Context: an optimization exercise on an open-source flow, tuned for small area. The choices shown serve that exercise and are no tape-out recipe.
Function was checked by simulation only, so behaviour that the tests miss may differ from the original.
Power and IR drop assume default switching activity.

**design/flow/run.sh**
```bash
#!/bin/bash
# synth_recipe.tcl (not shown) runs the flow's synth.tcl, then flattens the netlist and writes it again
# the make line also repeats each setting of config.mk as NAME=value (left out here)
make -C /OpenROAD-flow-scripts/flow DESIGN_CONFIG=/design/flow/config.mk WORK_HOME=/design/flow/orfs CLKGATE_MAP_FILE= SYNTH_SCRIPT=/design/flow/synth_recipe.tcl finish
```
**design/flow/config.mk**
```make
export PLATFORM = sky130hd
export DESIGN_NAME = adc_be
export DESIGN_NICKNAME = adc_be
export VERILOG_FILES = /design/flow/design.v
export SDC_FILE = /design/flow/constraint.sdc
export NUM_CORES = 4
export LEC_CHECK = 0
export CAP_MARGIN = 20
export CORE_MARGIN = 2
export CORE_UTILIZATION = 40
export SLEW_MARGIN = 20
```
**design/flow/constraint.sdc**
```tcl
create_clock -name core_clock -period 16.0 [get_ports {clk}]
set_input_delay 3.2000 -clock core_clock [delete_from_list [all_inputs] [get_ports {clk}]]
set_output_delay 3.2000 -clock core_clock [all_outputs]
set_load 0.01 [all_outputs]
```
**design/flow/design.v**
```verilog
module adc_be(
 clk,
 rstx,
 cic_order,
 decim_ratio,
 clear_cic,
 coeff_1_a1,
 coeff_1_a2,
 clear_iir_stg1,
 coeff_2_a1,
 clear_iir_stg2,
 bypass_stg2,
 scale,
 clear_scale_mult,
 bypass_noise_gate,
 clear_noise_gate,
 data_in,
 data_out_valid,
 data_out
);
input         clk;
input         rstx;
input   [2:0] cic_order;
input   [2:0] decim_ratio;
input         clear_cic;
input   [9:0] coeff_1_a1;
input   [7:0] coeff_1_a2;
input         clear_iir_stg1;
input   [7:0] coeff_2_a1;
input         clear_iir_stg2;
input         bypass_stg2;
input  [21:0] scale;
input         clear_scale_mult;
input         bypass_noise_gate;
input         clear_noise_gate;
input         data_in;
output        data_out_valid;
output [15:0] data_out;
wire        cic_out_valid;
wire [29:0] cic_out;
cic_filter cic(
 .clk            (clk),
 .rstx           (rstx),
 .clear          (clear_cic),
 .order          (cic_order),
 .decim_ratio    (decim_ratio),
 .data_in        (data_in),
 .data_out_valid (cic_out_valid),
 .data_out       (cic_out)
);
wire        stg1_out_valid;
wire [33:0] stg1_out;
iir2 #(
 .CPR        ( 7),
 .CDY        ( 2),
 .BW_MUL_CNT ( 4), 
 .DPR        (27),
 .DDY        ( 4)
) iir_stg1 (
 .clk            (clk),
 .rstx           (rstx),
 .is_1st_order   (1'b0),
 .clear          (clear_iir_stg1),
 .coeff_a1       (coeff_1_a1),
 .coeff_a2       ({ {2{coeff_1_a2[7]}}, coeff_1_a2 }),
 .data_in_valid  (cic_out_valid),
 .data_in        ({ {3{cic_out[28]}}, cic_out, 6'd0 }),
 .data_out_valid (stg1_out_valid),
 .data_out       (stg1_out)
);
wire        stg2_out_valid;
wire [23:0] stg2_out;
iir2 #(
 .CPR        ( 7),
 .CDY        ( 0),
 .BW_MUL_CNT ( 4), 
 .DPR        (15),
 .DDY        ( 6)
) iir_stg2 (
 .clk            (clk),
 .rstx           (rstx),
 .is_1st_order   (1'b1),
 .clear          (clear_iir_stg2),
 .coeff_a1       (coeff_2_a1),
 .coeff_a2       (8'd0),
 .data_in_valid  (stg1_out_valid),
 .data_in        (stg1_out[33:5]),
 .data_out_valid (stg2_out_valid),
 .data_out       (stg2_out)
);
wire        prod_valid;
wire [55:0] prod;
mult #(
 .BW_CNT   ( 6),
 .BW_MCAND (34), 
 .BW_MLIER (22)
) mult_scale (
 .clk             (clk),
 .rstx            (rstx),
 .mcand_is_signed (1'b1),
 .mlier_is_signed (1'b1),
 .clear           (clear_scale_mult),
 .start           (stg2_out_valid),
 .mcand           ( bypass_stg2
                  ? stg1_out
                  : { {2{stg2_out[23]}}, stg2_out, 8'd0 } ),
 .mlier           (scale),
 .prod            (prod),
 .prod_valid      (prod_valid)
);
wire [55:0] noise_gate_out;
noise_gate #( .BW(56) ) noise_gate (
 .clk             (clk),
 .rstx            (rstx),
 .data_is_signed  (1'b1),
 .thre_up         ({  26'd1, 31'd0}),
 .thre_lo         ({-26'sd1, 31'd0}),
 .bypass          (bypass_noise_gate),
 .clear           (clear_noise_gate),
 .data_in_valid   (prod_valid),
 .data_in         (prod),
 .data_out_valid  (data_out_valid),
 .data_out        (noise_gate_out)
);
wire [23:0] prod_round;
round #(.BW_IN(56), .BW_OUT(24)) round (
 .data_is_signed (1'b1),
 .data_in        (noise_gate_out),
 .data_out       (prod_round)
);
clip #(.BW_IN(24), .BW_OUT(16)) clip (
 .data_in_is_signed  (1'b1),
 .data_out_is_signed (1'b1),
 .data_in            (prod_round),
 .data_out           (data_out)
);
endmodule
module cic_filter(
 clk,
 rstx,
 clear,
 data_in,
 decim_ratio,
 order,
 data_out,
 data_out_valid
);
localparam BW = 6'd30,
           BWBW = 'd6;
input           clk;
input           rstx;
input           clear;
input           data_in;
input     [2:0] decim_ratio;
input     [2:0] order;
output [BW-1:0] data_out;
output          data_out_valid;
reg [6:0] cnt;
wire cnt_eq_0 = (cnt == 7'd0);
always @ (posedge clk or negedge rstx)
  if (~rstx) cnt <= 7'd127;
  else if (clear)
    cnt <= {4'd0, order - 3'd1};
  else if (cnt_eq_0)
    case (decim_ratio)
    3'd0: cnt <= 7'd3;
    3'd1: cnt <= 7'd3;
    3'd2: cnt <= 7'd3;
    3'd3: cnt <= 7'd7;
    3'd4: cnt <= 7'd15;
    3'd5: cnt <= 7'd31;
    3'd6: cnt <= 7'd63;
    3'd7: cnt <= 7'd127;
    default: cnt <= 7'dx;
    endcase
  else cnt <= cnt - 7'd1;
reg [3:0] din_sel, reg_clr;
always @ (*)
  case (order)
  3'd4: begin din_sel = 4'b1000; reg_clr = 4'b0000; end
  3'd3: begin din_sel = 4'b0100; reg_clr = 4'b1000; end
  3'd2: begin din_sel = 4'b0010; reg_clr = 4'b1100; end
  3'd1: begin din_sel = 4'b0001; reg_clr = 4'b1110; end
  3'd7: begin din_sel = 4'b0000; reg_clr = 4'b1111; end  
  3'd6: begin din_sel = 4'b0000; reg_clr = 4'b1111; end  
  3'd5: begin din_sel = 4'b0000; reg_clr = 4'b1111; end  
  3'd0: begin din_sel = 4'b0000; reg_clr = 4'b1111; end  
  default: begin din_sel = 4'bxxxx; reg_clr = 4'bxxxx; end
  endcase
wire clr1 = reg_clr[0] | clear;
wire clr2 = reg_clr[1] | clear;
wire clr3 = reg_clr[2] | clear;
wire clr4 = reg_clr[3] | clear;
wire [5:0] shamt_pre = order * decim_ratio;
wire [5:0] shamt = BW - { {(BWBW-2){1'b0}}, 2'd2 } - shamt_pre;
wire [BW-1:0] din_dcd = data_in ? {{(BW-1){1'b0}}, 1'b1} : {(BW){1'b1}};
wire [BW-1:0] din_scaled = din_dcd << shamt;
wire [BW-1:0] mask = {BW{1'b1}} << shamt;
reg [BW-1:0] i1, i2, i3, i4;
always @ (posedge clk or negedge rstx)
  if (~rstx)     i4 <= {BW{1'b0}};
  else if (clr4) i4 <= {BW{1'b0}};
  else           i4 <= (i4 + (din_sel[3] ? din_scaled : {BW{1'b0}})) & mask;
always @ (posedge clk or negedge rstx)
  if (~rstx)     i3 <= {BW{1'b0}};
  else if (clr3) i3 <= {BW{1'b0}};
  else           i3 <= (i3 + (din_sel[2] ? din_scaled : i4)) & mask;
always @ (posedge clk or negedge rstx)
  if (~rstx)     i2 <= {BW{1'b0}};
  else if (clr2) i2 <= {BW{1'b0}};
  else           i2 <= (i2 + (din_sel[1] ? din_scaled : i3)) & mask;
always @ (posedge clk or negedge rstx)
  if (~rstx)     i1 <= {BW{1'b0}};
  else if (clr1) i1 <= {BW{1'b0}};
  else           i1 <= ( (cnt_eq_0   ? {BW{1'b0}} : i1)
                       + (din_sel[0] ? din_scaled : i2) )
                     & mask;
reg [BW-1:0] d1, d2, d3, d4;
wire [BW-1:0] d1_d2 = d1    - d2;
wire [BW-1:0] d2_d3 = d1_d2 - d3;
always @ (posedge clk or negedge rstx)
  if (~rstx)         d1 <= {BW{1'b0}};
  else if (clr1)     d1 <= {BW{1'b0}};
  else if (cnt_eq_0) d1 <= i1 & mask;
always @ (posedge clk or negedge rstx)
  if (~rstx)         d2 <= {BW{1'b0}};
  else if (clr2)     d2 <= {BW{1'b0}};
  else if (cnt_eq_0) d2 <= d1 & mask;
always @ (posedge clk or negedge rstx)
  if (~rstx)         d3 <= {BW{1'b0}};
  else if (clr3)     d3 <= {BW{1'b0}};
  else if (cnt_eq_0) d3 <= d1_d2 & mask;
always @ (posedge clk or negedge rstx)
  if (~rstx)         d4 <= {BW{1'b0}};
  else if (clr4)     d4 <= {BW{1'b0}};
  else if (cnt_eq_0) d4 <= d2_d3 & mask;
reg data_out_valid;
always @ (posedge clk or negedge rstx)
  if (~rstx)      data_out_valid <= 1'b0;
  else if (clear) data_out_valid <= 1'b0;
  else            data_out_valid <= cnt_eq_0;
reg [BW-1:0] data_out;
always @ (*)
  case (order)
  3'd4: data_out = d2_d3 - d4;
  3'd3: data_out = d2_d3;
  3'd2: data_out = d1_d2;
  3'd1: data_out = d1;
  3'd7: data_out = {BW{1'b0}};  
  3'd6: data_out = {BW{1'b0}};  
  3'd5: data_out = {BW{1'b0}};  
  3'd0: data_out = {BW{1'b0}};  
  default: data_out = {BW{1'bx}};
  endcase
endmodule
module iir2(
 clk,
 rstx,
 is_1st_order,
 clear,
 coeff_a1,
 coeff_a2,
 data_in_valid,
 data_in,
 data_out_valid,
 data_out
);
parameter CPR        =  'd8,
          CDY        =  'd1,
          BW_MUL_CNT =  'd4,
          DPR        = 'd25,
          DDY        =  'd4;
input                  clk;
input                  rstx;
input                  is_1st_order;
input                  clear;
input      [CDY+CPR:0] coeff_a1;
input      [CDY+CPR:0] coeff_a2;
input                  data_in_valid;
input  [DDY+DPR+CPR:0] data_in;
output                 data_out_valid;
output   [DDY+DPR+2:0] data_out;
reg data_out_valid;
always @(posedge clk or negedge rstx)
  if (~rstx)      data_out_valid <= 1'b0;
  else if (clear) data_out_valid <= 1'b0;
  else            data_out_valid <= data_in_valid;
reg [DDY+DPR:0] zinv1, zinv2;
wire [DDY+DPR+CDY+CPR+1:0] prod1, prod2;
wire prod_valid;
mult #(
 .BW_CNT   (BW_MUL_CNT),
 .BW_MCAND (DDY+DPR+1), 
 .BW_MLIER (CDY+CPR+1) )
mult_a1 (
 .clk             (clk),
 .rstx            (rstx),
 .mcand_is_signed (1'b1),
 .mlier_is_signed (1'b1),
 .clear           (clear),
 .start           (data_out_valid),
 .mcand           (zinv1),
 .mlier           (coeff_a1),
 .prod            (prod1),
 .prod_valid      ()
);
mult #(
 .BW_CNT   (BW_MUL_CNT),
 .BW_MCAND (DDY+DPR+1), 
 .BW_MLIER (CDY+CPR+1) )
mult_a2 (
 .clk             (clk),
 .rstx            (rstx),
 .mcand_is_signed (1'b1),
 .mlier_is_signed (1'b1),
 .clear           (clear),
 .start           (data_out_valid),
 .mcand           (zinv2),
 .mlier           (coeff_a2),
 .prod            (prod2),
 .prod_valid      ()
);
wire [DDY+DPR+CDY+CPR+2:0] zinv0 =
   { {(CDY+2){data_in[DDY+DPR+CPR]}}, data_in }
 + ( is_1st_order 
   ?   { prod1[DDY+DPR+CDY+CPR+1], prod1 }
   :   { prod1[DDY+DPR+CDY+CPR+1], prod1 }
     + { prod2[DDY+DPR+CDY+CPR+1], prod2 } );
wire [DDY+DPR+CDY+3:0] zinv0_round;
round #(
 .BW_IN  (DDY+DPR+CDY+CPR+3),
 .BW_OUT (DDY+DPR+CDY+4)
) round (
 .data_is_signed (1'b1),
 .data_in        (zinv0),
 .data_out       (zinv0_round)
);
wire [DDY+DPR:0] zinv0_clip;
clip #(
 .BW_IN  (DDY+DPR+CDY+4),
 .BW_OUT (DDY+DPR+1)
) clip (
 .data_in_is_signed  (1'b1),
 .data_out_is_signed (1'b1),
 .data_in            (zinv0_round),
 .data_out           (zinv0_clip)
);
always @(posedge clk or negedge rstx)
  if (~rstx) begin
    zinv2 <= {(DDY+DPR+1){1'b0}}; zinv1 <= {(DDY+DPR+1){1'b0}};
  end else if (clear) begin
    zinv2 <= {(DDY+DPR+1){1'b0}}; zinv1 <= {(DDY+DPR+1){1'b0}};
  end else if (data_in_valid) begin
    zinv2 <= zinv1; zinv1 <= zinv0_clip;
  end
reg [DDY+DPR+2:0] data_out;
always @(posedge clk or negedge rstx)
  if (~rstx)
    data_out <= {(DDY+DPR+3){1'b0}};
  else if (clear)
    data_out <= {(DDY+DPR+3){1'b0}};
  else if (data_in_valid)
    data_out <= { {2{zinv0_clip[DDY+DPR]}}, zinv0_clip }
              + ( is_1st_order
                ? { {2{zinv1[DDY+DPR]}}, zinv1 }
                :   {    zinv1[DDY+DPR]  , zinv1, 1'b0 }
                  + { {2{zinv2[DDY+DPR]}}, zinv2 } );
endmodule
module mult(
 clk,
 rstx,
 mcand_is_signed,
 mlier_is_signed,
 clear,
 start,
 mcand,
 mlier,
 prod,
 prod_valid
);
parameter BW_CNT = 3,    
          BW_MCAND = 3,
          BW_MLIER = 4;
input                          clk;
input                          rstx;
input                          mcand_is_signed;
input                          mlier_is_signed;
input                          clear;
input                          start;
input           [BW_MCAND-1:0] mcand;
input           [BW_MLIER-1:0] mlier;
output [BW_MCAND+BW_MLIER-1:0] prod;
output                         prod_valid;
reg [BW_CNT-1:0] cnt;
wire cnt_eq_0 = (cnt == {BW_CNT{1'b0}});
always @(posedge clk or negedge rstx)
  if (~rstx)         cnt <= {BW_CNT{1'b0}};
  else if (clear)    cnt <= {BW_CNT{1'b0}};
  else if (start)    cnt <= BW_MLIER;
  else if (cnt_eq_0) cnt <= {BW_CNT{1'b0}};
  else               cnt <= cnt - {{(BW_CNT-1){1'b0}}, 1'd1};
wire cnt_eq_1 = (cnt == {{(BW_CNT-1){1'b0}}, 1'd1});
reg prod_valid;
always @(posedge clk or negedge rstx)
  if (~rstx)      prod_valid <= 1'b0;
  else if (clear) prod_valid <= 1'b0;
  else            prod_valid <= cnt_eq_1;
wire last_stage_1 = cnt_eq_1 & mlier_is_signed;
reg [BW_MCAND+BW_MLIER-1:0] prod;
wire [BW_MCAND-1:0] prod1 = (prod[0] ? mcand : {BW_MCAND{1'b0}});
wire [BW_MCAND:0] sum = {   cnt_eq_1
                          ? mcand_is_signed | mlier_is_signed
                          : 1'b0
                        , prod[BW_MCAND+BW_MLIER-1:BW_MLIER] }
                      + { 1'b0
                        ,   {BW_MCAND{last_stage_1}}
                          ^ { prod1[BW_MCAND-1] ^ mcand_is_signed
                            , prod1[BW_MCAND-2:0] } }
                      + {{BW_MCAND{1'b0}}, last_stage_1};
always @(posedge clk or negedge rstx)
  if (~rstx)          prod <= {(BW_MCAND+BW_MLIER){1'b0}};
  else if (clear)     prod <= {(BW_MCAND+BW_MLIER){1'b0}};
  else if (start)     prod <= {mcand_is_signed, {(BW_MCAND-1){1'b0}}, mlier};
  else if (~cnt_eq_0) prod <= {sum, prod[BW_MLIER-1:1]};
endmodule
module noise_gate(
 clk,
 rstx,
 data_is_signed,
 thre_up,
 thre_lo,
 bypass,
 clear,
 data_in_valid,
 data_in,
 data_out_valid,
 data_out
);
parameter BW = 3;
input           clk;
input           rstx;
input           data_is_signed;
input    [BW:0] thre_up;
input    [BW:0] thre_lo;
input           bypass;
input           clear;
input           data_in_valid;
input  [BW-1:0] data_in;
output          data_out_valid;
output [BW-1:0] data_out;
reg data_out_valid;
always @(posedge clk or negedge rstx)
  if (~rstx)      data_out_valid <= 1'b0;
  else if (clear) data_out_valid <= 1'b0;
  else            data_out_valid <= data_in_valid;
wire [BW:0] data_in_offset = {data_is_signed ^ data_in[BW-1], data_in};
reg [BW-1:0] data_out;
always @(posedge clk or negedge rstx)
  if (~rstx)         data_out <= {BW{1'b0}};
  else if (clear)    data_out <= {BW{1'b0}};
  else if
   ( ( data_in_offset >= {data_is_signed ^ thre_up[BW], thre_up[BW-1:0]}
     | data_in_offset <= {data_is_signed ^ thre_lo[BW], thre_lo[BW-1:0]}
     | bypass )
   & data_in_valid ) data_out <= data_in;
endmodule
module round(
 data_is_signed,
 data_in,
 data_out
);
parameter BW_IN  = 'd5;
parameter BW_OUT = 'd3;
input               data_is_signed;
input  [BW_IN -1:0] data_in;
output [BW_OUT-1:0] data_out;
assign data_out = { data_is_signed & data_in[BW_IN-1]  
                  , data_in[BW_IN-1:BW_IN-BW_OUT+1] }
                + { {(BW_OUT-1){1'b0}}
                  , data_in[BW_IN-BW_OUT] };
endmodule
module clip(
 data_in_is_signed,
 data_out_is_signed,
 data_in,
 data_out
);
parameter BW_IN  = 'd5;
parameter BW_OUT = 'd3;
input               data_in_is_signed;
input               data_out_is_signed;
input  [BW_IN -1:0] data_in;
output [BW_OUT-1:0] data_out;
wire all1 = (data_in[BW_IN-1:BW_OUT] == {(BW_IN-BW_OUT){1'b1}});
wire all0 = (data_in[BW_IN-1:BW_OUT] == {(BW_IN-BW_OUT){1'b0}});
reg clip_up, clip_lo;
always @*
  case ({data_in_is_signed, data_out_is_signed})
  2'b00: begin
    clip_up = ~all0;
    clip_lo = 1'b0; end
  2'b01: begin
    clip_up = ~all0 | data_in[BW_OUT-1];
    clip_lo = 1'b0; end
  2'b10: begin
    clip_up = ~data_in[BW_IN-1] & ~all0;
    clip_lo =  data_in[BW_IN-1]; end
  2'b11: begin
    clip_up = ~data_in[BW_IN-1] & ( ~all0 |  data_in[BW_OUT-1] );
    clip_lo =  data_in[BW_IN-1] & ( ~all1 | ~data_in[BW_OUT-1] ); end
  endcase
assign data_out = clip_up | clip_lo
                ? {clip_up ^ data_out_is_signed, {(BW_OUT-1){clip_up}}}
                : data_in[BW_OUT-1:0];
endmodule
```
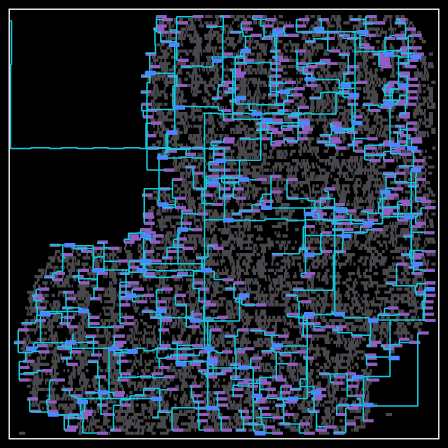
clock_map.png
cells driving clock nets -> blue  # count 79
clock wires -> cyan  # length 10,700 µm
flip-flops -> purple  # count 607
routed clock nets = 80

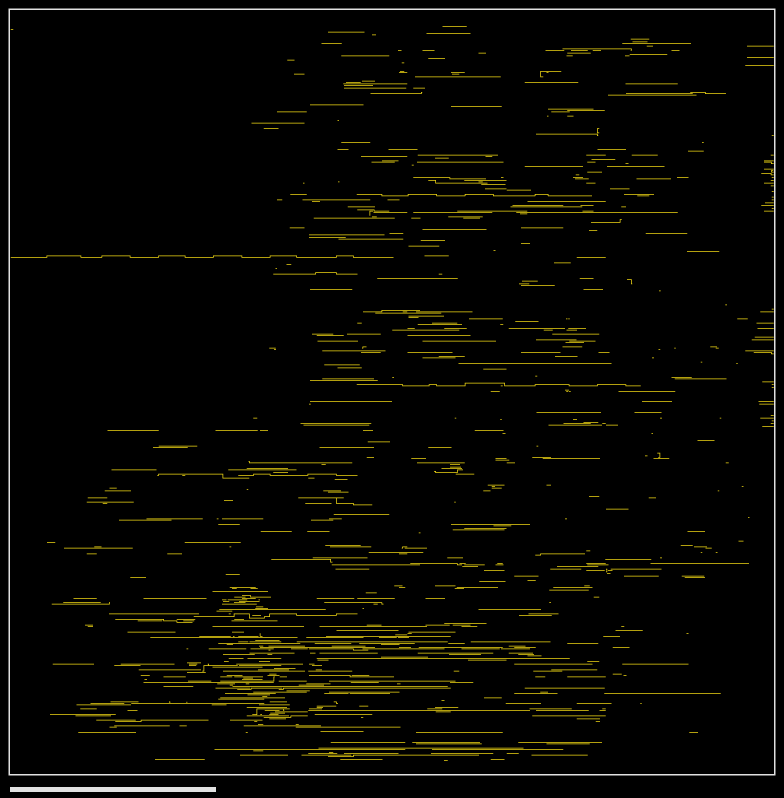
met3.png
Bar = 100 µm.
wire length on this layer = 10,500 µm
longest straight run = 123 µm

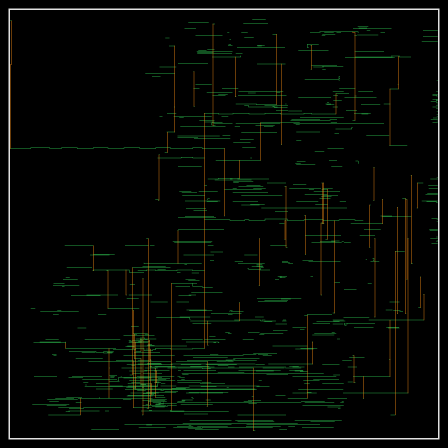
metal_stack.png
Two of the layers only.
met4 -> orange  # wire length 3,500 µm
met3 -> green  # wire length 10,500 µm

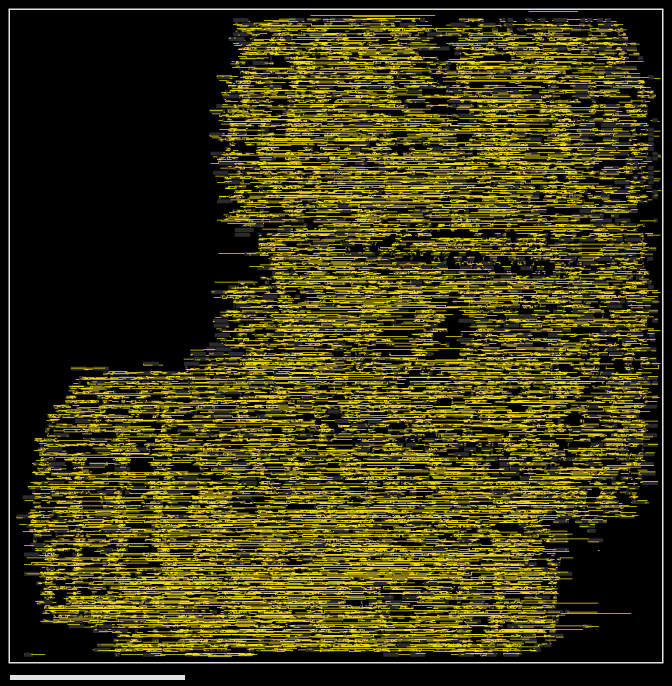
met1.png
Bar = 100 µm. Cells faint in the background.
nets with wire on the layer = 7,043
wire length on this layer = 81.2 mm
share of all routed wire = 49%

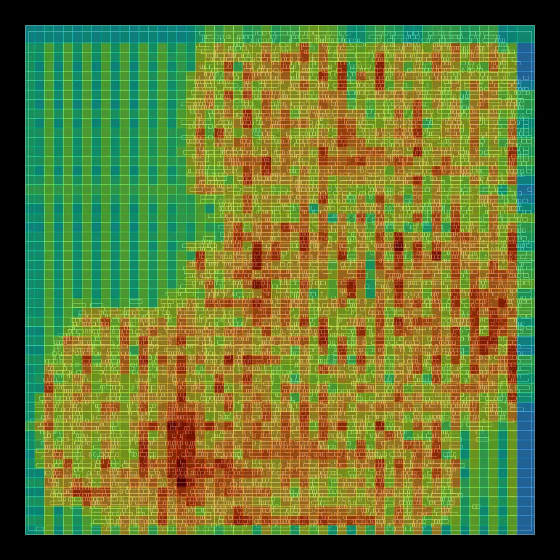
final_congestion.png
GR peak layer: met1
grt met3 use: 3.42%

## through the flow
step / utilization, % / std cells
2_1_floorplan: - / 6785
3_3_place_gp: 42.3 / 8433
3_5_place_dp: 42.3 / 8433
4_1_cts: 44.3 / 8579
5_1_grt: 44.4 / 8580
6_report: 44.4 / 8580
## area by class of cell
class | count | area [µm²]
Clock buffer | 116 | 2350
Tap cell | 1768 | 2210
Timing Repair Buffer | 161 | 1460
Inverter | 502 | 1880
Multi-Input combinational cell | 5396 | 36000
Fill cell | 13400 | 74400
Clock inverter | 30 | 288
Sequential cell | 607 | 15200
## critical path: cells and delay by family (launching register included)
family,cells,cell delay [ps]
flip-flops,1,410
AO/OA/AOI/OAI,41,8710
AND/OR/NAND/NOR,10,1450
adder cells (fa/ha/maj),8,2890
XOR/XNOR,5,970
buffers and inverters,3,320
## cell usage after synthesis (64+ instances only)
cell and instances:
nand2_1 876, a21oi_1 636, dfrtp_1 600, nor2_1 538, inv_1 501, ha_1 476, o21ai_0 388, xnor2_1 362
clkbuf_1 222, nand3_1 215, nor3_1 198, xor2_1 193, a21o_1 153, fa_1 82, nor2b_1 82, and2_1 74
and3_1 71, nand2b_1 67, mux2i_1 66, a22o_1 64
## flip-flops by register name, summed over array words and instances (netlist names), 6 cells and up
name,cells
cic.d2,30
cic.i3,30
mult_scale.prod,56
iir_stg1.data_out,34
iir_stg2.zinv1,22
cic.d3,30
mult_scale.cnt,6
iir_stg2.mult_a1.prod,30
cic.i1,30
iir_stg1.mult_a1.prod,42
cic.i2,30
cic.d4,30
iir_stg2.data_out,23
iir_stg1.zinv2,32
noise_gate.data_out,24
cic.i4,30
cic.d1,30
iir_stg1.zinv1,32
iir_stg1.mult_a2.prod,42
cic.cnt,7
## cell families after synthesis
kind of cell,synth area share [%]
buf+inv,5.60
compound gates,21.1
xor+xnor,9.00
mux,1.79
fa+ha+maj,14.1
flops,28.1
simple gates,20.3
## power by group through the flow
stage	Sequential, W	Clock (W)	Combinational [W]
floorplan	0.00183	0	0.00292
global placement	0.00191	0	0.00389
detailed placement	0.00192	0	0.00392
CTS	0.00189	0.00186	0.00394
global route	0.00192	0.00192	0.00442
finish	0.00189	0.00182	0.00398
## per-layer routing
metal	track usage (%)	part of all wire, %	vias up
met2	35.4	42	1351
met1	35.9	49	23400
li1	-	-	23600
met4	5.54	2.1	0
met3	3.42	6.4	164
met5	0	0	-
==> reports/summary.md <==
The tools report the cell row count as 134. The most common library cell in the layout ignoring fill and taps is nand2_1. TritonCTS built the clock tree. Power density normalized to cell area: 130 mW/mm².

Type of the tightest min-delay check: reg -> reg. The analysis attributes to cell leakage a power of 26.7 nW. The run gives 46,200 as the via count of the first global-routing pass. The post-place instance area came out at 0.0566 mm². The I/O pin total came out at 81. For the pin with the worst max-slew slack, the measured transition is 1140 ps. In this run, post-CTS hold repair placed 0 buffers. For the residual DRC count, the log shows 0. Headroom to the max-slew limit came out at 22.0%.

After synthesis, flip-flops and latches occupy 28.1% of the total area. Clock latency at the later pin of the worst-skew pair: 710 ps. The count of endpoints failing hold in the final timing report came out at 0. The portion of total power attributed to sequential cells came out at 24.6%. The worst setup path is of the reg -> reg kind. The placed wire-length estimate is 124,000 µm, and the number of detailed-routing iterations run before antenna repair is 5. For hold timing, the worst endpoint is iir_stg2.data_out[20].

The async set-reset flop share out of synthesis came out at 100%. Summed over all failing endpoints, the final setup total negative slack is 0 ps. The maximum ir drop on the vdd rail is 0.0918 mV, and the number of endpoints failing setup at the final stage is 0. Die outline height: 372 µm. The run gives 165,000 µm as the aggregate routed wire length.

Data on the critical path arrives at its endpoint at 15,480 ps. CTS built an H-tree with a depth of 3. The first global-routing pass estimated 264,000 µm of wire. In the layout the commonest cells are nand2_1 (875), a21oi_1 (634), dfrtp_1 (597). After clock tree synthesis, the clock-pin slew on the worst setup and hold paths is 60 ps. After synthesis the cells add up to 0.0540 mm². The worst min-delay path startpoint was iir_stg2.data_out[20]. Summing internal, switching and leakage power gives 0.00769 W. The area growth from synthesis to layout is 9.88%. The flow ran to the end and the layout has no timing, DRC or antenna violations. The buffers inserted during post-CTS setup optimization is 0. The Yosys step of the flow raised 10 warnings. The combinational share of power was 51.7%; the mean area per synthesized cell was 7.96 µm². Of all nets on the critical path, the largest fanout is 11.

The run gives 0.138 mm² as the die area. The startpoint identified for the worst register-to-register timing path is cic.d1[0]. Entering global routing, the biggest net connects 183 pins. For the number of clock sinks, the log shows 607. The area share of the largest cell type after synthesis works out to 27.8%. Instance count of the mapped netlist: 6,785. After synthesis, the cell types taking the most area are dfrtp_1 (28%), ha_1 (11%), nand2_1 (6.1%). The run gives 23.8% as the total routing usage reported by global routing.

The global route total overflow is 0, and the proportion of layout cells with a drive suffix above 1 is 5.68%. For this block, the initial DRC count from the detailed router was 4,152. Once the floorplan was initialized, standard cells occupied 40.4% of the core. Counting cells, the worst reg-to-reg path comes to 67.

In this run, synthesis produced a sequential element count of 607. The run gives 79 as the number of buffers added by the clock tree synthesis step. The count of buffers added on input and output ports is 80. Number of antenna violations at the first check in global routing: 3. The final non-filler cell area is 0.0594 mm².

The final net count is 7,369, and the number of distinct library cell variants in the gate-level netlist after synthesis is 113. Tracing the worst setup path back leads to its startpoint at cic.d1[0]. When the netlist entered floorplanning its net count stood at 7,407.

The wire length per cell after detailed routing came out at 19.3 µm. Per report_power, the clock group accounts for 23.6% of the total. Type of destination of the critical path: a flip-flop. The shortest period the worst path allows is 14,890 ps. The number of enable flip-flop cells after synthesis was 0. The final critical-path setup slack is 1110 ps, and the number of vias in the routed layout is 48,500. The final clock skew is 59.4 ps. For the count of maximum capacitance violations, the log shows 0.

-- what the ideal ports hide --
No port has a modelled driver above. Below, the same layout with a new extraction and two added sets of constraints.
Step 1: set_driving_cell puts a clkbuf_16 on clk and a buf_2 on each other input, an assumption about the parent block.
Step 2 times the ports against the registers' clock, not the clock port: input delays grow and output delays shrink by t, the midpoint of the rising clock arrivals with the driver on.
Three values: no drivers, after step 1, after step 2; two values: the first two.
shift t [ns]: 0.748
slack for setup (ns): 1.109 / 1.109 / 1.109
slew at the worst register clock pin (ns): 0.07 / 0.07
worst data-port slew with drivers (ns): 0.07
After both steps setup and hold are still met in this run. For this run, drivers alone change the setup slack by 0.000 ns; drivers and shift together by 0.000 ns.
